From an optimization exercise on the open Yosys and OpenROAD flow, aimed at small area; shortcuts taken in it are not production practice.
In this exercise RTL edits were held to simulation tests only and were not proved equivalent to the original.
Not every run is shown, and edits may drop behaviour that the tests do not exercise.
No activity file was given, so power comes from the tool's default toggle rates.

### design/flow/config.mk
export PLATFORM = sky130hd
export DESIGN_NAME = axi_iops
export DESIGN_NICKNAME = axi_iops
export VERILOG_FILES = /design/flow/design.v
export SDC_FILE = /design/flow/constraint.sdc
export NUM_CORES = 4
export LEC_CHECK = 0
export CAP_MARGIN = 20
export CORE_MARGIN = 2
export CORE_UTILIZATION = 40
export SLEW_MARGIN = 20
### design/flow/constraint.sdc
create_clock -name core_clock -period 3.0 [get_ports {clock}]
set_input_delay 0.6000 -clock core_clock [delete_from_list [all_inputs] [get_ports {clock}]]
set_output_delay 0.6000 -clock core_clock [all_outputs]
set_load 0.01 [all_outputs]
### design/flow/design.v
module my_LFSR #(
    parameter LEN_BITS = 16,  
    parameter SEED = 0
) (
    input                   clock,
    input                   reset,
    output [LEN_BITS-1:0]   out
);
reg xnor_result;
reg [LEN_BITS:1] lfsr;
always @(*) begin
    case (LEN_BITS)
         3: xnor_result = lfsr[ 3] ^~ lfsr[ 2];
         4: xnor_result = lfsr[ 4] ^~ lfsr[ 3];
         5: xnor_result = lfsr[ 5] ^~ lfsr[ 3];
         6: xnor_result = lfsr[ 6] ^~ lfsr[ 5];
         7: xnor_result = lfsr[ 7] ^~ lfsr[ 6];
         8: xnor_result = lfsr[ 8] ^~ lfsr[ 6] ^~ lfsr[ 5] ^~ lfsr[ 4];
         9: xnor_result = lfsr[ 9] ^~ lfsr[ 5];
        10: xnor_result = lfsr[10] ^~ lfsr[ 7];
        11: xnor_result = lfsr[11] ^~ lfsr[ 9];
        12: xnor_result = lfsr[12] ^~ lfsr[ 6] ^~ lfsr[ 4] ^~ lfsr[ 1];
        13: xnor_result = lfsr[13] ^~ lfsr[ 4] ^~ lfsr[ 3] ^~ lfsr[ 1];
        14: xnor_result = lfsr[14] ^~ lfsr[ 5] ^~ lfsr[ 3] ^~ lfsr[ 1];
        15: xnor_result = lfsr[15] ^~ lfsr[14];
        16: xnor_result = lfsr[16] ^~ lfsr[15] ^~ lfsr[13] ^~ lfsr[ 4];
        17: xnor_result = lfsr[17] ^~ lfsr[14];
        18: xnor_result = lfsr[18] ^~ lfsr[11];
        19: xnor_result = lfsr[19] ^~ lfsr[ 6] ^~ lfsr[ 2] ^~ lfsr[ 1];
        20: xnor_result = lfsr[20] ^~ lfsr[17];
        21: xnor_result = lfsr[21] ^~ lfsr[19];
        22: xnor_result = lfsr[22] ^~ lfsr[21];
        23: xnor_result = lfsr[23] ^~ lfsr[18];
        24: xnor_result = lfsr[24] ^~ lfsr[23] ^~ lfsr[22] ^~ lfsr[17];
        25: xnor_result = lfsr[25] ^~ lfsr[22];
        26: xnor_result = lfsr[26] ^~ lfsr[ 6] ^~ lfsr[ 2] ^~ lfsr[ 1];
        27: xnor_result = lfsr[27] ^~ lfsr[ 5] ^~ lfsr[ 2] ^~ lfsr[ 1];
        28: xnor_result = lfsr[28] ^~ lfsr[25];
        29: xnor_result = lfsr[29] ^~ lfsr[27];
        30: xnor_result = lfsr[30] ^~ lfsr[ 6] ^~ lfsr[ 4] ^~ lfsr[ 1];
        31: xnor_result = lfsr[31] ^~ lfsr[28];
        32: xnor_result = lfsr[32] ^~ lfsr[22] ^~ lfsr[ 2] ^~ lfsr[ 1];
        33: xnor_result = lfsr[33] ^~ lfsr[20];
        34: xnor_result = lfsr[34] ^~ lfsr[27] ^~ lfsr[ 2] ^~ lfsr[ 1];
        35: xnor_result = lfsr[35] ^~ lfsr[33];
        36: xnor_result = lfsr[36] ^~ lfsr[25];
        default: $error("invalid LEN_BITS in LFSR");
    endcase
end
always @(posedge clock) begin
    if (reset) lfsr <= SEED;
    else lfsr <= {lfsr[LEN_BITS-1:1],xnor_result};
end
assign out = lfsr;
endmodule
module axi_iops #(
    parameter LFSR_INIT = 0,
    parameter ADDR_LEN  = 32,
    parameter DATA_LEN  = 64,
    parameter ID_LEN    = 6,
    parameter LEN_SIZE  = 4,  
    parameter TS_BITS   = 12  
) (
    input                   clock,
    input                   reset,
    input  [ID_LEN-1:0]     axi_bid,
    input  [1:0]            axi_bresp,
    input                   axi_bvalid,
    output                  axi_bready,
    output [ID_LEN-1:0]     axi_arid,
    output [ADDR_LEN-1:0]   axi_araddr,
    output [LEN_SIZE-1:0]   axi_arlen,
    output [2:0]            axi_arsize,
    output [1:0]            axi_arburst,
    output                  axi_arvalid,
    input                   axi_arready,
    input  [ID_LEN-1:0]     axi_rid,
    input  [DATA_LEN-1:0]   axi_rdata,
    input  [1:0]            axi_rresp,
    input                   axi_rlast,
    input                   axi_rvalid,
    output                  axi_rready,
    output [31:0]           iocount_period,
    input  [2:0]            debug_arsize,
    input  [LEN_SIZE-1:0]   debug_arlen,
    input                   debug_pause
);
reg [TS_BITS-1:0] timestamp;
reg [31:0] io_count;
reg [31:0] io_count_out;
assign iocount_period = io_count_out;
always @(posedge clock) begin : counting
    if (reset) begin
        timestamp <= 0;
        io_count <= 0;
        io_count_out <= 0;
    end
    else begin
        timestamp <= timestamp + 1;
        if (timestamp == 0) begin
            io_count_out <= io_count;
            io_count <= 0;
        end
        if (axi_rvalid && axi_rlast) begin
            io_count <= timestamp == 0 ? 1 : (io_count + 1);
        end
    end
end
wire [ADDR_LEN-1:0] lfsr_out;
my_LFSR #(
    .SEED(LFSR_INIT),
    .LEN_BITS(ADDR_LEN)
) lfsr_inst (
    .clock(clock),
    .reset(reset),
    .out(lfsr_out)
);
reg [ID_LEN-1:0] arid;
reg [ADDR_LEN-1:0] araddr;
reg [LEN_SIZE-1:0] arlen;
reg [2:0] arsize;
reg arvalid;
assign axi_arid = arid;
assign axi_araddr = araddr;
assign axi_arlen = arlen;
assign axi_arsize = arsize;
assign axi_arburst = 2'b01;  
assign axi_arvalid = arvalid;
always @(posedge clock) begin
    if (reset) begin
        arid <= 0;
        araddr <= 0;
        arlen <= 0;
        arsize <= 0;
        arvalid <= 0;
    end
    else begin
        if (!axi_arvalid && !debug_pause) begin
            arid <= arid + 1;
            araddr <= lfsr_out & ~((1<<debug_arsize)-1);
            arlen <= debug_arlen;
            arsize <= debug_arsize;
            arvalid <= 1'b1;
        end
        else begin
            if (axi_arready) begin
                if (debug_pause) arvalid <= 0;
                else begin
                    arid <= arid + 1;
                    araddr <= lfsr_out & ~((1<<debug_arsize)-1);
                    arlen <= debug_arlen;
                    arsize <= debug_arsize;
                    arvalid <= 1'b1;
                end
            end
        end
    end
end
assign axi_bready = !reset;
assign axi_rready = !reset;
endmodule
### design/flow/run.sh
#!/bin/bash
# synth_recipe.tcl (not shown) runs the flow's synth.tcl, then flattens the netlist and writes it again
# the make line also repeats each setting of config.mk as NAME=value (left out here)
make -C /OpenROAD-flow-scripts/flow DESIGN_CONFIG=/design/flow/config.mk WORK_HOME=/design/flow/orfs CLKGATE_MAP_FILE= SYNTH_SCRIPT=/design/flow/synth_recipe.tcl finish
==> run_1/gate_families.png <==
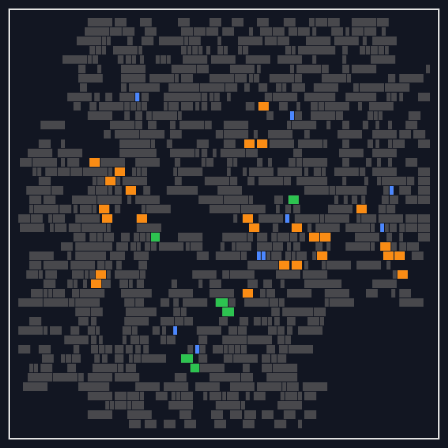
colour	family	cells
green	AND-OR and OR-AND gates	6
blue	inverters	9
orange	XOR/XNOR gates	26
most common cell after layout, fill and taps aside: dfxtp_1
non-filler cells, final: 909
multi-input combinational area share: 33.6%

==> run_1/met4.png <==
Bar = 20 µm. Supply wires on this layer in grey.
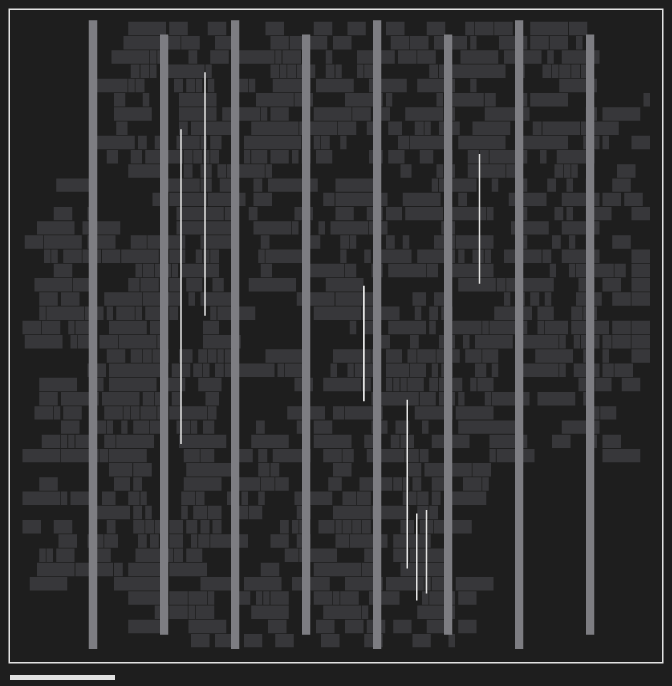
wire length on this layer	216 µm
main direction	vertical
longest straight run	59.8 µm
share of all routed wire	1.8%
final WL: 12,300 µm
Vias: 4,582

==> flow_metrics.tcl, run 1 <==
set metrics [dict create \
    fin_crit_sh_pct 73.0 \
    dr.pass1.iters 4 \
    seq_area_frac_synth_pct 53.0 \
    grt_pass1_vias 4351 \
    drt-met1-wl_um 5890 \
    p_leak_nw 2.70 \
    grt_overflow_total 0 \
    p_comb_share_pct 5.4 \
    syn_avg_cell_area_um2 9.19 \
    final_nets 811 \
    crit_path_top_delay_cell "clkdlybuf4s50_1" \
    crit_start "axi_rvalid" \
    grt_util_met3_pct 5.33 \
    period_needed_ns 2.19 \
    cts_hold_buf 0 \
    rsz0062_at_grt "no" \
    status "complete, no violations" \
    holdPathEnd "araddr[13]$_SDFFE_PP0P_" \
    min_delay_path_depth 2 \
    finalInstanceArea_mm2 0.00749 \
    routed.top_layer "met4" \
    cp.depth 6 \
    mostFrequentLayoutCells "dfxtp_1 (154), clkdlybuf4s50_1 (91), nand2_1 (78)" \
    yosys.cell_types.count 46 \
    synth_cells 633 \
    min_path_type "reg2reg" \
    rr_endpoint "io_count[30]$_SDFFE_PP0P_" \
    drcViolationCount 0 \
    cp.required_ns 3.35 \
    synth_compound_area_share_pct 8.54 \
    htree_levels 4 \
    arrival_ns 2.54 \
    met1_usage_pct 20.9 \
    setup.worst_path.class "in2reg" \
    fp.dieH_um 125 \
    worstHoldStart "lfsr_inst.lfsr[14]$_SDFF_PP0_" \
    place_congestion 0.746 \
    slew_viol_final 0 \
    hold_viol_final 0 \
    setup_viol 0 \
    synth_top_area_share_pct 53.0 \
    postPlaceCellArea_mm2 0.00684 \
    synthMuxAreaShare_pct 5.51 \
    pwr-share-clk_pct 49.8 \
    cp-start-kind "primary input" \
    ys.warnings.count 2 \
    p_int_mw 3.66 \
    synth_top_family_by_area "simple AND/OR/NAND/NOR gates" \
    design.die.area_mm2 0.0155 \
    gr-max-usage-layer "met2" \
    port_buffers 92 \
    cts-resized-gates 0 \
    synth-seq-cells 154 \
    cts_root_buf "clkbuf_16" \
    p_switching_mw 1.01 \
    area_growth_pct 28.8 \
    worstPathCellList "clkdlybuf4s50_1 -> and4_2 -> nand4_2 -> buf_4 -> or4_1 -> a21oi_1" \
    die_x_um 125 \
    antenna_found_initial 0 \
    fin_hold_ws_ns 0.442 \
    post_route_cells_drive_above_1_share_pct 8.00 \
    dp_slack_ns 0.428 \
    cts_inserted_buffers 17 \
    use_met2_pct 25.7 \
    tns_ns 0 \
    p_sw_share_pct 21.6 \
    fin_total_pwr_mw 4.67 \
    ant_nets 0 \
    slowest_delay_ns 0.57 \
    peakVddDrop_v 0.000396 \
    wl_met3_um 545 \
    synth.cell_area_mm2 0.00582 \
    grt_max_degree 117 \
    synth.area.top_cells "dfxtp_1 (53%), mux2i_1 (5.5%), nand2_1 (5.0%), a21oi_1 (4.8%), nor2_1 (4.8%)" \
    num_rows 44 \
    worst-path-max-fanout 12 \
    cp-endpoint "io_count[29]$_SDFFE_PP0P_" \
    start_util_pct 40.5 \
    met2_length_um 5680 \
    core_mm2 0.0144 \
    fin_util_pct 52.2 \
    synth-xor-area-share_pct 3.91 \
    power.density_mw_per_mm2 623 \
]
==> run_1/wire_density.png <==
Bar = 20 µm. 25 x 25 tiles, from dark blue (low) to red (high), scaled to the fullest tile. Values are wire area over tile area, all layers added.
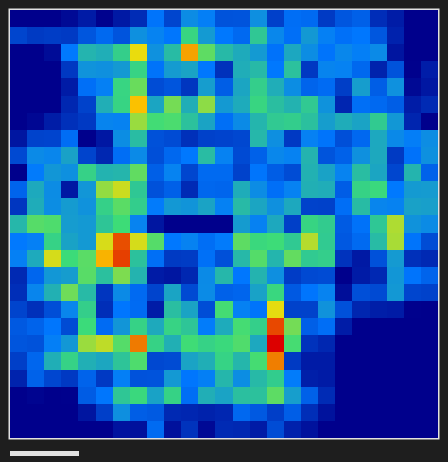
mean over tiles	0.13
fullest tile	0.50
tiles over half the peak	8.3%
gr usage total: 16.3%
wire length per cell: 13.6 µm

==> run_1/registers.png <==
Other sequential cells in the stronger grey, the rest of the logic in the fainter grey.
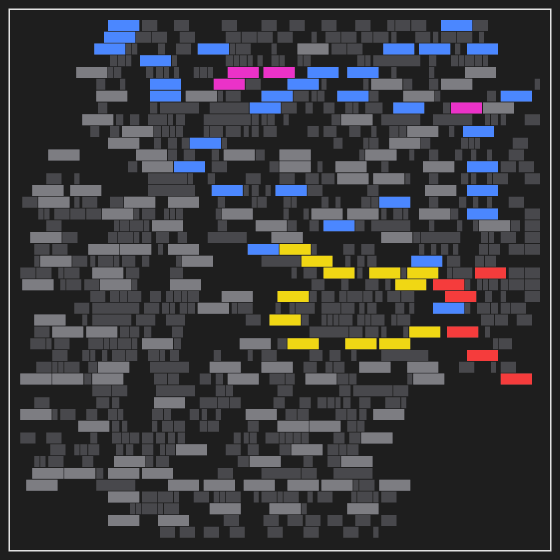
colour	netlist name	sequential cells
red	arid	6
yellow	timestamp	12
magenta	arlen	4
blue	araddr	32

==> run 1: synthesized netlist by cell type, drive strengths merged <==
cell          instances
nand4b                2
ha                    5
and4                  7
clkbuf               26
o21a                  1
o31ai                13
o31a                  1
dfxtp               154
nor2                 74
nand3                24
nand4                13
buf                  13
nor3                  5
xnor2                12
or2                   2
nor2b                33
or4                  15
xor2                 14
inv                   9
or3                   6
a21o                  1
dlymetal6s2s          1
o21ai                13
mux2i                32
a31o                  1
and3                  4
and2                  2
nor4b                 2
nand2                78
o21ba                 2
nand2b                1
a21oi                56
conb                  2
nor4                  5
nand3b                4
==> run 1: layout make-up <==
type | count | area (µm²)
inverter | 9 | 33.8
sequential | 154 | 3080
timing repair buffer | 100 | 982
clock buffer | 18 | 429
multi-input combinational | 430 | 2520
clock inverter | 14 | 219
tap | 184 | 230
fill | 1321 | 6880
==> run 1: power groups by stage <==
stage,combinational [mW],clock [mW],sequential (mW)
global route,0.281,2.47,2.10
global placement,0.252,0,2.14
floorplan,0.162,0,2.14
CTS,0.256,2.37,2.09
detailed placement,0.253,0,2.14
finish,0.253,2.32,2.09
==> run_1/final_clocks.png <==
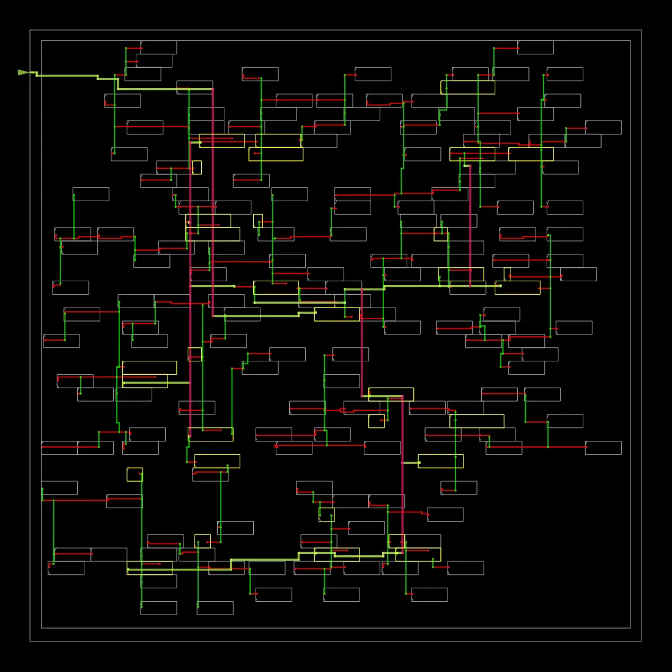

==> run 1 -> run 2 <==
==> design/flow/design.v (replaced) <==
module axi_iops #(
    parameter LFSR_INIT = 0,
    parameter ADDR_LEN  = 32,
    parameter DATA_LEN  = 64,
    parameter ID_LEN    = 6,
    parameter LEN_SIZE  = 4,  
    parameter TS_BITS   = 12  
) (
    input                   clock,
    input                   reset,
    input  [ID_LEN-1:0]     axi_bid,
    input  [1:0]            axi_bresp,
    input                   axi_bvalid,
    output                  axi_bready,
    output [ID_LEN-1:0]     axi_arid,
    output [ADDR_LEN-1:0]   axi_araddr,
    output [LEN_SIZE-1:0]   axi_arlen,
    output [2:0]            axi_arsize,
    output [1:0]            axi_arburst,
    output                  axi_arvalid,
    input                   axi_arready,
    input  [ID_LEN-1:0]     axi_rid,
    input  [DATA_LEN-1:0]   axi_rdata,
    input  [1:0]            axi_rresp,
    input                   axi_rlast,
    input                   axi_rvalid,
    output                  axi_rready,
    output [31:0]           iocount_period,
    input  [2:0]            debug_arsize,
    input  [LEN_SIZE-1:0]   debug_arlen,
    input                   debug_pause
);
localparam [11:0] TS_POL = 12'b1010_1010_1010;
reg  [11:0] tsq;
wire [11:0] ts      = tsq ^ TS_POL;
wire        ts_low0 = ~|ts[10:0];
wire        ts_zero = ts_low0 & ~ts[11];
wire        ts_fb   = ts[11] ^ ts[5] ^ ts[3] ^ ts[0] ^ ts_low0;
always @(posedge clock) begin
    if (reset) tsq <= TS_POL;
    else       tsq <= {ts[10:0], ts_fb} ^ TS_POL;
end
reg  [12:0] io_count;
reg  [12:0] io_count_out;
wire        done = axi_rvalid & axi_rlast;
always @(posedge clock) begin
    if (reset) begin
        io_count     <= 13'd0;
        io_count_out <= 13'd0;
    end
    else begin
        io_count <= (ts_zero ? 13'd0 : io_count) + {12'd0, done};
        if (ts_zero) io_count_out <= io_count;
    end
end
assign iocount_period = {19'd0, io_count_out};
reg [32:1] lfsr;
wire lfsr_fb = ((lfsr[32] ^~ lfsr[22]) ^~ lfsr[2]) ^~ lfsr[1];
always @(posedge clock) begin
    if (reset) lfsr <= 32'd0;
    else       lfsr <= {lfsr[31:1], lfsr_fb};
end
reg [ID_LEN-1:0]   arid;
reg [ADDR_LEN-1:0] araddr;
reg [LEN_SIZE-1:0] arlen;
reg [2:0]          arsize;
reg                arvalid;
wire load  = ~arvalid | axi_arready;
wire issue = load & ~debug_pause;
always @(posedge clock) begin
    if (reset) begin
        arvalid <= 1'b0;
        arid    <= {ID_LEN{1'b0}};
    end
    else begin
        arvalid <= ~debug_pause | ~load;
        if (issue) arid <= arid + 1'b1;
    end
end
always @(posedge clock) begin
    if (load) begin
        araddr <= lfsr & ~((32'd1 << debug_arsize) - 32'd1);
        arlen  <= debug_arlen;
        arsize <= debug_arsize;
    end
end
assign axi_arid    = arid;
assign axi_araddr  = araddr;
assign axi_arlen   = arlen;
assign axi_arsize  = arsize;
assign axi_arburst = 2'b01;  
assign axi_arvalid = arvalid;
assign axi_bready = !reset;
assign axi_rready = !reset;
endmodule
==> design/flow/flow/run.sh (new file) <==
#!/bin/bash
# Standard ORFS flow (standard synthesis unchanged) with smaller port buffers
# and a leaner clock tree. Each tool's output lands in orfs/logs; make's own
# output goes to flow_make.log.
set -euo pipefail
bash standard.sh \
  "BUFFER_PORTS_ARGS=-buffer_cell sky130_fd_sc_hd__buf_1" \
  "CTS_ARGS=-sink_clustering_enable -repair_clock_nets -dont_use_dummy_load -buf_list sky130_fd_sc_hd__clkbuf_4" \
  finish > flow_make.log 2>&1
==> design/flow/standard.sh (new file) <==
#!/bin/bash
# synth_recipe.tcl (not shown) runs the flow's synth.tcl, then flattens the netlist and writes it again
# the make line also repeats each setting of config.mk as NAME=value (left out here)
make -C /OpenROAD-flow-scripts/flow DESIGN_CONFIG=/design/flow/config.mk WORK_HOME=/design/flow/orfs CLKGATE_MAP_FILE= SYNTH_SCRIPT=/design/flow/synth_recipe.tcl "${@:-finish}"
removed: design/flow/run.sh
==> run_2/final_clocks.png <==
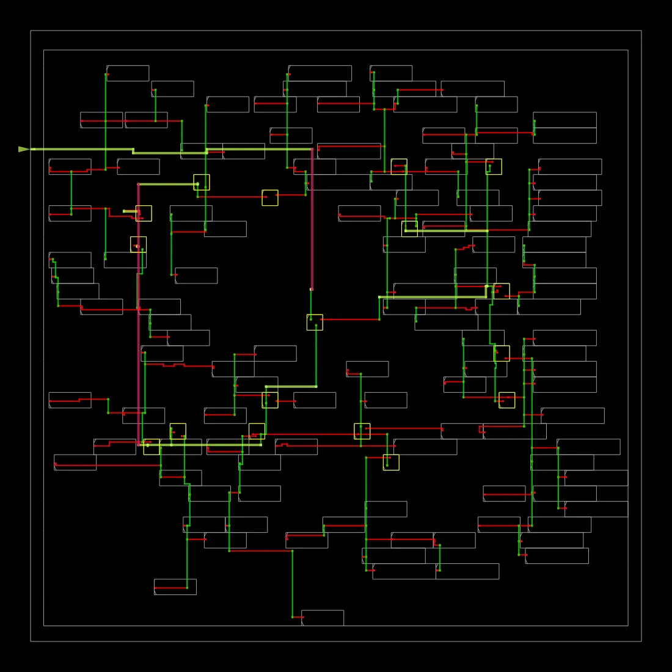
skew final: 0.0406 ns
# clock sinks: 116

==> run_2/wire_density.png <==
Bar = 20 µm. 21 x 21 tiles, from dark blue (low) to red (high), scaled to the fullest tile. Values are wire area over tile area, all layers added.
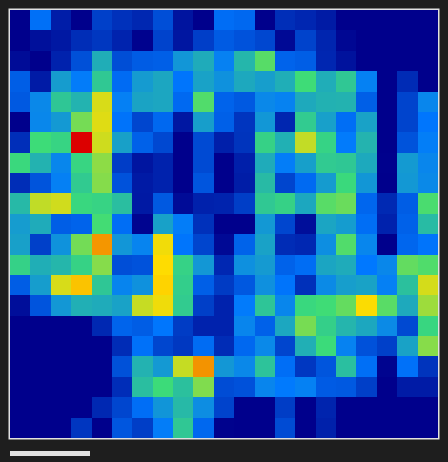
densest ninth of the die	middle left
tiles over half the peak	9.5%
fullest tile	0.39
emptiest ninth of the die	lower left
mean over tiles	0.091
nearly empty tiles	20%
gr usage total: 12.2%
Vias: 2,469
wire length per cell: 11.7 µm
final WL: 6560 µm

==> flow_metrics.tcl, run 2 <==
set metrics [dict create \
    status "complete, no violations" \
    antenna_found_initial 0 \
    die_x_um 107 \
    worstPathCellList "and4bb_2 -> nand4_4 -> buf_4 -> and2_1 -> ha_1 -> nand4_1 -> nor4_1 -> xnor2_1 -> nor2_1" \
    synth.cell_area_mm2 0.00422 \
    synthMuxAreaShare_pct 3.32 \
    async_reset_ff_share_pct 0 \
    fin_crit_sh_pct 74.2 \
    mostFrequentLayoutCells "dfxtp_1 (77), buf_1 (72), nor2b_1 (47)" \
    p_comb_share_pct 8.0 \
    worstHoldStart "debug_arlen[1]" \
    crit_family "simple AND/OR/NAND/NOR gates" \
    rsz0062_at_grt "no" \
    grt_max_degree 61 \
    dr.pass1.iters 4 \
    fp.dieH_um 107 \
    ant_nets 0 \
    pg_seq_mw 1.68 \
    instances_no_fill 563 \
    htree_levels 4 \
    peakVddDrop_v 0.000221 \
    powerComb_uw 209 \
    synth-seq-cells 116 \
    reg_top3 "araddr (32), lfsr (32)" \
    yosys.area_share.simple_pct 17.4 \
    num_rows 37 \
    r2r_start "tsq[8]$_SDFF_PP0_" \
    cts_tree "built" \
    drcViolationCount 0 \
    maxCapViolations 0 \
    rr_endpoint "io_count[12]$_SDFF_PP0_" \
    min_path_type "in2reg" \
    synth_cells 356 \
    slowest_delay_ns 0.33 \
    tightest_slew_ns 0.633 \
    port_buffers 73 \
    seq_area_frac_synth_pct 64.2 \
    yosys.cell_types.count 38 \
    power.density_mw_per_mm2 561 \
    clk_path_buf_depth 2 \
    synth_compound_area_share_pct 1.66 \
    cts-resized-gates 0 \
    worst-path-max-fanout 17 \
    area_growth_pct 10.0 \
    setup.worst_path.class "reg2reg" \
    grt_pass1_vias 2340 \
    postPlaceCellArea_mm2 0.00452 \
    layout_commonest_cell "dfxtp_1" \
    cp-start-kind "register" \
    synth_top_area_share_pct 36.5 \
    cts_inserted_buffers 17 \
    ys.warnings.count 1 \
    critPathBufInv 1 \
    tns_ns 0 \
    synthMostInstantiatedCell "dfxtp_1" \
    crit_path_top_delay_cell "dfxtp_1" \
    fill_cells 1022 \
    dp_slack_ns 0.657 \
    synth_top_cell_by_area "dfxtp_1" \
    syn_avg_cell_area_um2 11.9 \
    slew_headroom_pct 57.8 \
    fin_total_pwr_mw 2.61 \
    synth-edff-count 39 \
    p_sw_share_pct 23.3 \
    pwr-share-clk_pct 27.5 \
    synth_top_family_by_area "simple AND/OR/NAND/NOR gates" \
    setup_viol 0 \
    period_needed_ns 2.23 \
    cts_hold_buf 0 \
    place_congestion 0.714 \
    min_delay_path_depth 1 \
    grt_overflow_total 0 \
    cts_root_buf "clkbuf_4" \
    cp.required_ns 3.34 \
    ys.flop_type "dfxtp_1" \
    register_area_mm2 0.00271 \
    ys_top_cells_by_count "dfxtp_1 (77), nor2b_1 (47), nor2_1 (45)" \
    synth_fa_ha_area_share_pct 1.48 \
    start_util_pct 41.1 \
    dp_hpwl_um 4280 \
    holdPathEnd "arlen[1]$_DFFE_PN_" \
    slew_viol_final 0 \
    crit_start "tsq[8]$_SDFF_PP0_" \
    cp.depth 9 \
    arrival_ns 2.56 \
    cp-endpoint "io_count[12]$_SDFF_PP0_" \
    viasPerCell 4.39 \
    final_nets 528 \
    post_route_cells_drive_above_1_share_pct 6.09 \
    design.die.area_mm2 0.0114 \
    hold_viol_final 0 \
    p_switching_uw 609 \
    maxPowerGroup "registers" \
    synth.area.top_cells "dfxtp_1 (36%), edfxtp_1 (28%), nor2b_1 (7.0%), nor2_1 (4.0%), xnor2_1 (3.9%)" \
    p_int_mw 2.00 \
    core_mm2 0.0103 \
    multi_input_area_mm2 0.00130 \
    synth-xor-area-share_pct 5.12 \
    pg_clk_uw 717 \
    fmax_mhz 449 \
    p_leak_nw 1.79 \
    insertion_delay_ns 0.49 \
    rr_worst_depth 9 \
    finalInstanceArea_mm2 0.00465 \
]
[run 2: changes by cell type in the layout (fill, tap and decap cells not counted), moves of 39 or more]
| cell | before | now |
|---|---|---|
| a21oi_1 | 56 | 3 |
| edfxtp_1 | 0 | 39 |
| nand2_1 | 78 | 14 |
| clkdlybuf4s50_1 | 91 | 0 |
| buf_1 | 0 | 72 |
| dfxtp_1 | 154 | 77 |
[run 2: cell type report]
type                            instances  share of cell area, %
Tap cell                              136                   3.66
Clock buffer                           17                   2.75
Sequential cell                       116                   58.4
Inverter                                8                  0.646
Timing Repair Buffer                   77                   6.57
Multi-Input combinational cell        209                   28.0
[run 2: metal layers]
layer	global-route usage [%]	vias up	share of wire, %
met5	0	-	0
met4	6.12	0	1.1
met3	4.50	6	5.7
met2	19.0	65	47
met1	15.0	1139	47
li1	-	1259	-
[run 2: metrics by stage]
step | util, % | hold WS, ns
2_1_floorplan | - | 0.353
3_3_place_gp | 44.0 | 0.359
3_5_place_dp | 44.0 | 0.363
4_1_cts | 45.2 | 0.249
5_1_grt | 45.2 | 0.246
6_report | 45.2 | 0.288
==> run 2 -> run 3 <==
--- a/design/flow/design.v
+++ b/design/flow/design.v
@@ -30,15 +30,13 @@
     input  [LEN_SIZE-1:0]   debug_arlen,
     input                   debug_pause
 );
-localparam [11:0] TS_POL = 12'b1010_1010_1010;
-reg  [11:0] tsq;
-wire [11:0] ts      = tsq ^ TS_POL;
+reg  [11:0] ts;
 wire        ts_low0 = ~|ts[10:0];
 wire        ts_zero = ts_low0 & ~ts[11];
 wire        ts_fb   = ts[11] ^ ts[5] ^ ts[3] ^ ts[0] ^ ts_low0;
 always @(posedge clock) begin
-    if (reset) tsq <= TS_POL;
-    else       tsq <= {ts[10:0], ts_fb} ^ TS_POL;
+    if (reset) ts <= 12'd0;
+    else       ts <= {ts[10:0], ts_fb};
 end
 reg  [12:0] io_count;
 reg  [12:0] io_count_out;
==> design/flow/run.sh (new file) <==
#!/bin/bash
# synth_recipe.tcl (not shown) runs the flow's synth.tcl, then flattens the netlist and writes it again
# the make line also repeats each setting of config.mk as NAME=value (left out here)
make -C /OpenROAD-flow-scripts/flow DESIGN_CONFIG=/design/flow/config.mk WORK_HOME=/design/flow/orfs CLKGATE_MAP_FILE= SYNTH_SCRIPT=/design/flow/synth_recipe.tcl finish
removed: design/flow/flow/run.sh
removed: design/flow/standard.sh
==> flow_metrics.tcl, run 3 <==
set metrics [dict create \
    status "complete, no violations" \
    use_met2_pct 20.0 \
    cts_hold_buf 0 \
    slew_viol_final 0 \
    slew_headroom_pct 49.1 \
    synth.area.top_cells "dfxtp_1 (36%), edfxtp_1 (27%), nor2b_1 (8.7%), buf_4 (3.9%), xnor2_1 (3.7%)" \
    port_buffers 73 \
    setup_viol 0 \
    clockBufferCount 18 \
    grt_max_degree 78 \
    setup.worst_path.class "in2reg" \
    dp_cells 548 \
    p_switching_uw 872 \
    num-nonclk-inverters 9 \
    ant_nets 0 \
    yosys.cell_types.count 36 \
    synth-edff-count 39 \
    slowest_delay_ns 0.55 \
    multi_input_area_mm2 0.00131 \
    ys_top_cells_by_count "dfxtp_1 (77), nor2b_1 (59), edfxtp_1 (39)" \
    worst-path-max-fanout 10 \
    ys.warnings.count 1 \
    tns_ns 0 \
    reg_top3 "araddr (32), lfsr (32)" \
    skew_ns 0.00807 \
    area_growth_pct 30.7 \
    nMultiInputCombCells 208 \
    synthMostInstantiatedCell "dfxtp_1" \
    mostFrequentLayoutCells "dfxtp_1 (77), clkdlybuf4s50_1 (72), nor2b_1 (59)" \
    n_all_buffers 79 \
    drt-met1-wl_um 3380 \
    grt_pass1_vias 2510 \
    routed.top_layer "met4" \
    critPathBufInv 2 \
    cts_setup_buffers 0 \
    cp-endpoint "araddr[22]$_DFFE_PN_" \
    fin_total_pwr_mw 3.85 \
    clk_path_buf_depth 2 \
    antenna_cells 0 \
    fmax_mhz 467 \
    worstPathCellList "clkdlybuf4s50_1 -> or3_1 -> ha_1 -> and2_1 -> buf_4 -> nor2b_1" \
    maxPowerGroup "clock" \
    ys.flop_type "dfxtp_1" \
    clk_share_pct 10.3 \
    r2r_setup_slack_ns 1.03 \
    finalWorstSetupSlack_ns 0.858 \
    end_kind "register" \
    dr.pass1.iters 4 \
    multi_input_area_share_pct 23.6 \
    gr-max-usage-layer "met2" \
    start_util_pct 41.3 \
    synth_top_area_share_pct 36.1 \
    rr_endpoint "io_count[12]$_SDFF_PP0_" \
    crit_family "simple AND/OR/NAND/NOR gates" \
    clock-sinks 116 \
    synth_cells 359 \
    hold_viol_final 0 \
    pg_clk_mw 1.91 \
    synth-seq-cells 116 \
    largest_cell_class "flip-flops and latches" \
    layout_commonest_cell "dfxtp_1" \
    cp-start-kind "primary input" \
    design.die.area_mm2 0.0115 \
    viasPerCell 4.42 \
    rsz0062_at_grt "no" \
    syn_avg_cell_area_um2 11.9 \
    p_seq_share_pct 43.8 \
    crit_start "debug_arsize[1]" \
    die_x_um 107 \
    fin_util_pct 54.0 \
    taps 136 \
    wl_met3_um 360 \
    min_delay_path_depth 0 \
    antenna_found_initial 0 \
    io-pin-count 176 \
    min_path_type "reg2reg" \
    fill_cells 890 \
    fp.dieH_um 107 \
    worstHoldStart "lfsr[10]$_SDFF_PP0_" \
    final_nets 530 \
    synth.cell_area_mm2 0.00427 \
    p_sw_share_pct 22.7 \
    grt_overflow_total 0 \
    finalInstanceArea_mm2 0.00557 \
    clk_pin_slew_worst_paths_ns 0.06 \
    flops_and_latches 116 \
    seq_area_share_pct 48.7 \
    holdPathEnd "araddr[9]$_DFFE_PN_" \
    peakVddDrop_v 0.000486 \
    core_mm2 0.0103 \
    drtIter0Drc 89 \
    cp.required_ns 3.35 \
    p_leak_nw 2.16 \
    seq_area_frac_synth_pct 63.6 \
    cts-resized-gates 0 \
    cts_tree "built" \
    dp_hpwl_um 4450 \
    post_route_cells_drive_above_1_share_pct 9.01 \
    powerComb_uw 252 \
    rr_worst_depth 8 \
    p_comb_share_pct 6.6 \
    grt_util_met3_pct 4.78 \
    place_congestion 0.724 \
    arrival_ns 2.49 \
    grt_pass1_wl_um 11900 \
    met1_usage_pct 16.9 \
    cp.depth 6 \
    postPlaceCellArea_mm2 0.00500 \
    tightest_slew_ns 0.764 \
    power.density_mw_per_mm2 690 \
    pwr-share-clk_pct 49.7 \
    dp_slack_ns 0.321 \
    fin_hold_ws_ns 0.426 \
    pg_seq_mw 1.68 \
    p_int_mw 2.97 \
    cts_root_buf "clkbuf_8" \
    cts_inserted_buffers 17 \
    period_needed_ns 2.14 \
    met2_length_um 3300 \
    synth_top_cell_by_area "dfxtp_1" \
    maxCapViolations 0 \
    async_reset_ff_share_pct 0 \
    fin_crit_sh_pct 71.4 \
    htree_levels 4 \
    register_area_mm2 0.00271 \
    layout.nonclk_buf_share_pct 13.8 \
    insertion_delay_ns 0.50 \
    crit_path_top_delay_cell "clkdlybuf4s50_1" \
    r2r_start "ts[3]$_SDFF_PP0_" \
    num_rows 37 \
    drcViolationCount 0 \
    instances_no_fill 580 \
]
[run 3: cell types whose count changed in the layout (fill, tap and decap cells not counted), moves of 6 or more]
| cell | previous run | this run |
|---|---|---|
| buf_1 | 72 | 0 |
| clkbuf_16 | 0 | 16 |
| clkbuf_4 | 17 | 0 |
| clkdlybuf4s50_1 | 0 | 72 |
| clkinv_4 | 0 | 6 |
| nand2_1 | 14 | 7 |
| nor2_1 | 45 | 29 |
| nor2b_1 | 47 | 59 |
| nor3_1 | 5 | 17 |
[run 3: kinds of logic (layout without fill, tap and decap cells)]
kind of cell | Yosys count | after routing | share of synthesized area, %
other | 2 | 21 | 0.176
flip-flops | 116 | 116 | 63.6
buffers and inverters | 54 | 120 | 7.30
multiplexers | 14 | 14 | 3.29
AO/OA/AOI/OAI | 10 | 10 | 1.53
XOR/XNOR | 23 | 23 | 5.07
AND/OR/NAND/NOR | 135 | 135 | 17.6
adder cells (fa/ha/maj) | 5 | 5 | 1.47
==> run_3/wire_density.png <==
Bar = 20 µm. 21 x 21 tiles, from dark blue (low) to red (high), scaled to the fullest tile. Values are wire area over tile area, all layers added.
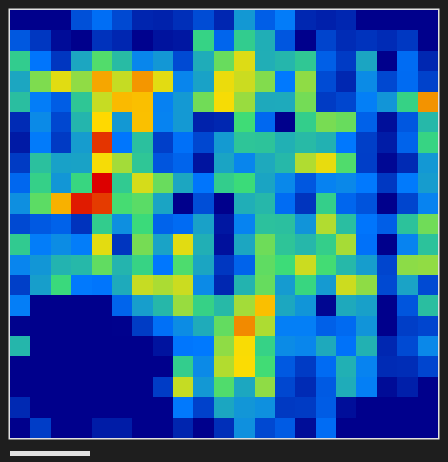
wire length per cell: 12.2 µm
Vias: 2,564
gr usage total: 13.2%
final WL: 7080 µm

==> run_3/pdn.png <==
Pins as bars on the die edge.
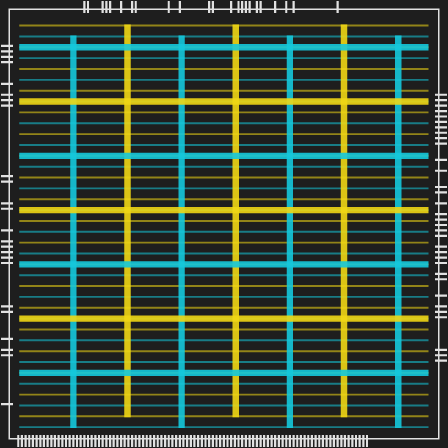
colour	net
yellow	VDD
cyan	VSS
met4 straps	7
met5 straps	7
signal pins	176
met1 rails	38

==> port drivers added, routing unchanged <==
In the flow no input, the clock included, has a driving cell. The finished layouts below were timed again as built, in two steps. Step 1 assumes that a clkbuf_16 drives the clock port and a buf_2 every other input. Step 2 times the ports against the registers' clock, not the clock port: input delays grow and output delays shrink by t, the midpoint of the rising clock arrivals with the driver on. Slacks: ideal ports / drivers / drivers and shift; pairs: ideal ports / drivers.
run | t (ns) | setup WS [ns] | hold WS [ns] | clock arrival spread, ns
run 1 | 0.454 | 0.810 / 0.813 / 0.359 | 0.442 / 0.442 / 0.442 | 0.009 / 0.009
run 2 | 0.499 | 0.773 / 0.773 / 0.633 | 0.288 / 0.291 / 0.376 | 0.050 / 0.050
run 3 | 0.524 | 0.858 / 0.865 / 0.341 | 0.426 / 0.426 / 0.426 | 0.008 / 0.008
After both steps setup and hold are still met in every run listed. The setup slack of run 3, which loses most, moves by +0.007 ns with the drivers and by -0.517 ns with both steps.
